Background: an optimization exercise with open tools, aiming at small area, a short achievable clock period and few clock cycles. Do not read the settings as production practice. The RTL was checked by simulation tests, not by an equivalence proof against the original design. Not every run is shown, and edits may drop behaviour that the tests do not exercise.

**design.v**
```verilog
module macci(input  wire  clk,
             input  wire  clk_en,
             input  wire  reset,
             input  wire  [7:0]  n,
             input  wire  start,
             output reg   done,
             input  wire  [31:0] dataa,
             input  wire  [31:0] datab,
             output reg   [31:0] result);
  reg signed [31:0] acc;
  always @(posedge clk or posedge reset)
  begin
    if (reset) 
    begin
      acc <= 32'h0; 
      done <= 1'b0;
    end
    else begin
    done <= 1'b0;
    if (clk_en & start & (n == 8'd1))
        begin
            acc  <= acc + (dataa * datab);
            done <= 1'b1;
        end
    else if (clk_en & start & (n == 8'd2))
        begin
            result <= acc[31:0];
            acc <= 32'h0; 
            done <= 1'b1;
        end
    else if (clk_en & start & (n == 8'd3))
        begin
            acc  <= dataa * datab;
            done <= 1'b1;
        end
    end
end
endmodule
```
**run.sh**
```bash
#!/bin/bash
# synth_recipe.tcl (not shown) runs the flow's synth.tcl, then flattens the netlist and writes it again
# the make line also repeats each setting of config.mk as NAME=value (left out here)
make -C /OpenROAD-flow-scripts/flow DESIGN_CONFIG=/design/flow/config.mk WORK_HOME=/design/flow/orfs CLKGATE_MAP_FILE= SYNTH_SCRIPT=/design/flow/synth_recipe.tcl finish
```
**config.mk**
```make
export PLATFORM = sky130hd
export DESIGN_NAME = macci
export DESIGN_NICKNAME = macci
export VERILOG_FILES = /design/flow/design.v
export SDC_FILE = /design/flow/constraint.sdc
export NUM_CORES = 4
export LEC_CHECK = 0
export CAP_MARGIN = 20
export CORE_MARGIN = 2
export CORE_UTILIZATION = 40
export SLEW_MARGIN = 20
```
**constraint.sdc**
```tcl
create_clock -name core_clock -period 11.0 [get_ports {clk}]
set_input_delay 2.2000 -clock core_clock [delete_from_list [all_inputs] [get_ports {clk}]]
set_output_delay 2.2000 -clock core_clock [all_outputs]
set_load 0.01 [all_outputs]
```
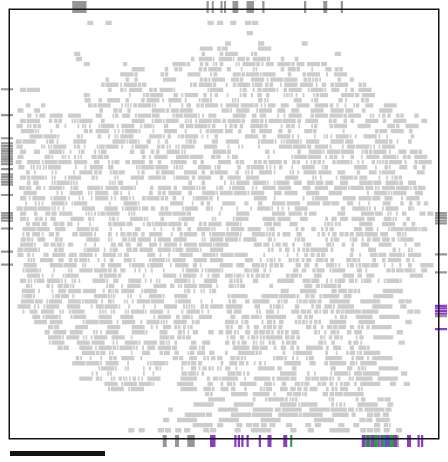
run_1/io_placement.png
Bar = 50 um. Pins as bars across the die edge, other pins in grey.
| port | colour | pins | direction | edge |
|---|---|---|---|---|
| result | purple | 32 | output | 27 bottom, 5 right |
| n | green | 8 | input | bottom |
| reset | blue | 1 | input | bottom |
Die Y: 226 um
die width: 226 um
number of I/O port buffers: 108

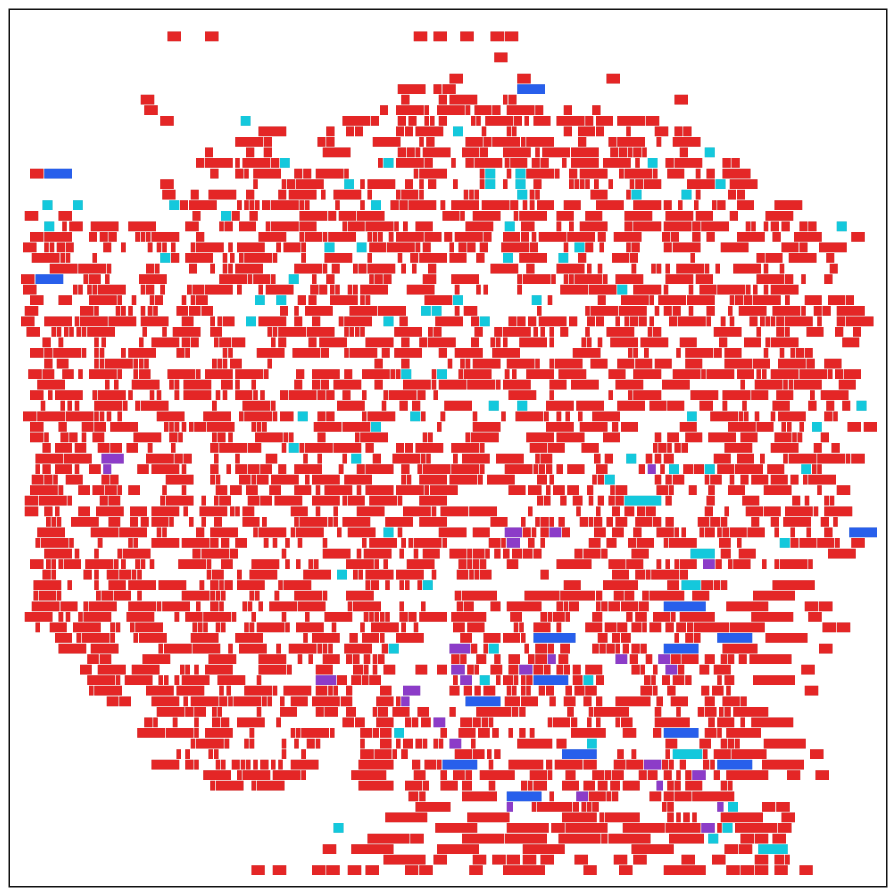
run_1/sizes.png
| size | colour | cells |
|---|---|---|
| _3 and _4 cells | cyan | 76 |
| _0 and _1 cells | red | 2126 |
| _6 and larger | blue | 15 |
| _2 cells | purple | 27 |

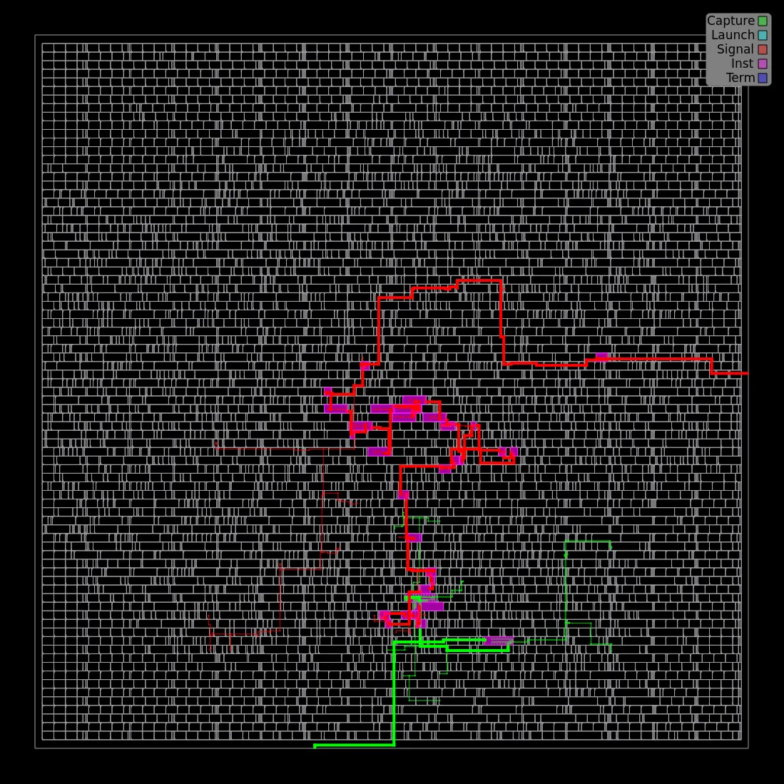
run_1/worst_path.png
Setup WS post-layout: 0.490 ns
Final min period: 10.51 ns

==> run summary, run 1 <==
most frequent cells in the layout=inv_1, fa_1, nand2_1; most frequent cell after synthesis=inv_1; post-synth top area share=0.416; sequential share of cell area=0.0807; layer with the highest usage=met2; total CTS buffers=9; GPL Wtd Cong=0.883; area delta synth->final=12.6%; antenna viol nets, final=0; clock network area share=0.0141; dominant class by area=multi-input combinational cells; M1 WL=21.7 mm; simple-gate area share of the yosys netlist=0.174; XOR/XNOR share of the synthesized area=0.0516; Hold WC Path Type=reg -> reg; area leader, netlist=fa_1; Post-Syn Area per Cell=9.18 um^2; fin. max-slew vios=0; Post-route DRC=0; Inst Count DP=2892; top layer in use=met5; final hold violation count=0; sequential cells=65; # IOs=109; Met2 Routed Length=29.1 mm; top cells by area, synth=fa_1, ha_1, and2_1, inv_1, nand2_1; run status=complete, no violations; commonest non-fill, non-tap cell in the layout=inv_1; metal3 WL=2.41 mm; Logic inverters=413; post-synthesis async set-or-reset flop share=0.508; hold endpoint=result[8]$_DFFE_PP_; crit share post-route=0.955; Clock Latency Late Sink=0.33 ns; grt met3 use=0.0289; wire per inst=19.1 um; HP Start=acc[8]$_DFFE_PP0P_; main combinational cell family by area after synthesis=adder cells; multi-input combinational area share=0.722; num rows=81; # clock sinks=65; crit path max fanout=12; cell depth of the worst hold path=0; slew margin rel.=0.248; Final Skew=0.00646 ns; initial DRC count=772; # Taps=664; GRT Total Usage=0.228; worst hold slack=0.487 ns; Starting Density=0.403
Testbench counts for the RTL of run 1, summed over its fixed seeds: cycles 4,883.
run_1/power_grid.png
Pins as bars on the die edge.
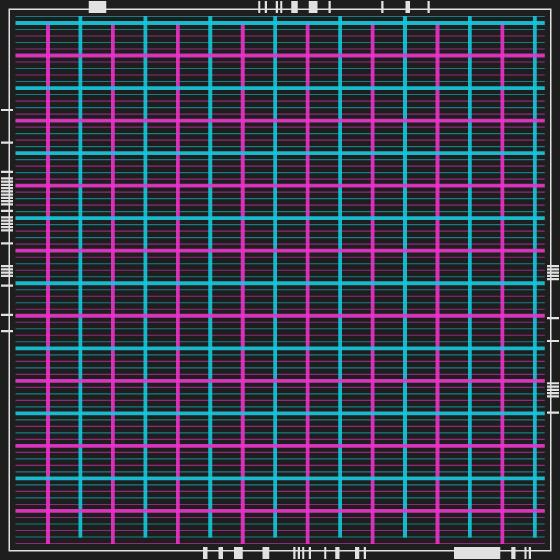

--- run 2: outline of the changes from run 1 ---
design.v: 38 -> 829 lines; modules unchanged: 0
  macci: edited, 38 -> 829 lines
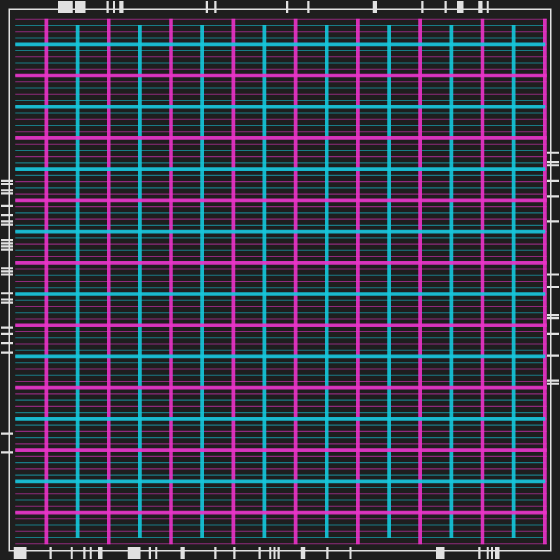
run_2/power_grid.png
Pins as bars on the die edge.
| net | colour |
|---|---|
| VDD | cyan |
| VSS | magenta |
met1 rails: 85
met4 straps: 17
met5 straps: 16
core box area: 52800 um^2
die width: 235 um
Die Y: 235 um

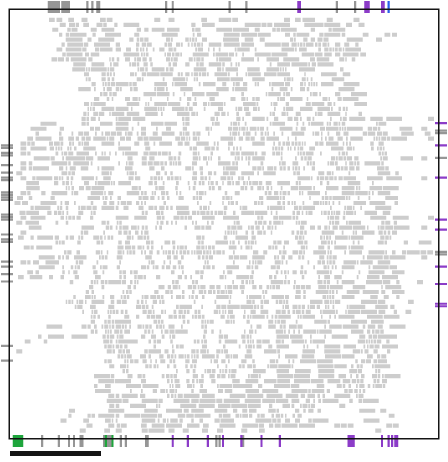
run_2/io_placement.png
Bar = 50 um. Pins as bars across the die edge, other pins in grey.
| port | colour | pins | direction | edge |
|---|---|---|---|---|
| n | green | 8 | input | bottom |
| result | purple | 32 | output | 16 bottom, 9 right, 7 top |
| reset | blue | 1 | input | top |
all pins by edge: 41 bottom, 30 top, 24 left, 14 right

==> run summary, run 2 <==
top cells by area, synth=fa_1, dfrtp_1, a21oi_1, nor2_1, clkbuf_1; first-pass GRT wire length=109 mm; post-synthesis async set-or-reset flop share=0.804; Setup WS post-layout=5.42 ns; Post-route DRC=0; hold endpoint=clr1$_DFF_PP0_; area delta synth->final=8.84%; number of I/O port buffers=102; grt met3 use=0.0412; RSZ-0062 raised after global routing=false; multi-input combinational area share=0.662; sequential share of cell area=0.169; worst hold slack=0.349 ns; most frequent cell after synthesis=a21oi_1; cell depth of the worst hold path=0; initial DRC count=2272; most frequent cells in the layout=a21oi_1, nor2_1, inv_1; wire per inst=20.9 um; Worst R2R Path Depth=18; Starting Density=0.405; XOR/XNOR share of the synthesized area=0.0553; total CTS buffers=17; worst setup path endpoint=pc[31]$_DFF_PP0_; clock network area share=0.0287; sequential cells=163; flops & latches, synth=163; simple-gate area share of the yosys netlist=0.132; Inst Count DP=3257; post-synth top area share=0.212; GPL Wtd Cong=0.899; num rows=84; GRT Total Usage=0.251; Post-Syn Area per Cell=7.89 um^2; Hold WC Path Type=reg -> reg; main combinational cell family by area after synthesis=compound AO/OA/AOI/OAI gates; area leader, netlist=fa_1; layer with the highest usage=met2; HP Start=clr0$_DFF_PP0_; crit path max fanout=76; CP Data Required Time=11.38 ns; crit share post-route=0.507; Clock Latency Late Sink=0.49 ns; fin. max-slew vios=0; Final min period=5.58 ns; final hold violation count=0; Final Skew=0.0117 ns; # diodes=1; metal3 WL=5.61 mm; antenna viol nets, final=0; Logic inverters=239; GR Util met1=0.349; commonest non-fill, non-tap cell in the layout=a21oi_1; M1 WL=29.6 mm; slew margin rel.=0.263; # Taps=688; # IOs=109; Met2 Routed Length=30.9 mm; top layer in use=met4; run status=complete, no violations; dominant class by area=multi-input combinational cells; final setup fails=0; Setup crit start=br[5]$_DFF_P_
Testbench counts for the RTL of run 2, summed over its fixed seeds: cycles 5,395.

==> afterwards: timing with drivers on the ports <==
In the flow no input, the clock included, has a driving cell. The finished layouts below were timed again as built, in two steps.
Step 1 sets driving cells, clkbuf_16 on the clock port and buf_2 on the other inputs (assumed; they add their load-dependent delay and slew).
Step 2 times the ports against the registers' clock, not the clock port: input delays grow and output delays shrink by t, the midpoint of the rising clock arrivals with the driver on.
a / b / c = ideal ports / drivers / drivers and shift; a / b = the first two.
run | t (ns) | slack for setup (ns) | worst hold slack (ns) | worst register clock-pin slew, ns | worst slew at a driven data input, ns
run 1 | 0.362 | 0.490 / 0.479 / 0.117 | 0.487 / 0.487 / 0.487 | 0.06 / 0.06 | 0.09
run 2 | 0.548 | 5.421 / 5.421 / 5.421 | 0.349 / 0.349 / 0.349 | 0.07 / 0.07 | 0.04
After both steps every run listed still meets setup and hold. The setup slack of run 1, which loses most, moves by -0.011 ns with the drivers and by -0.373 ns with both steps.
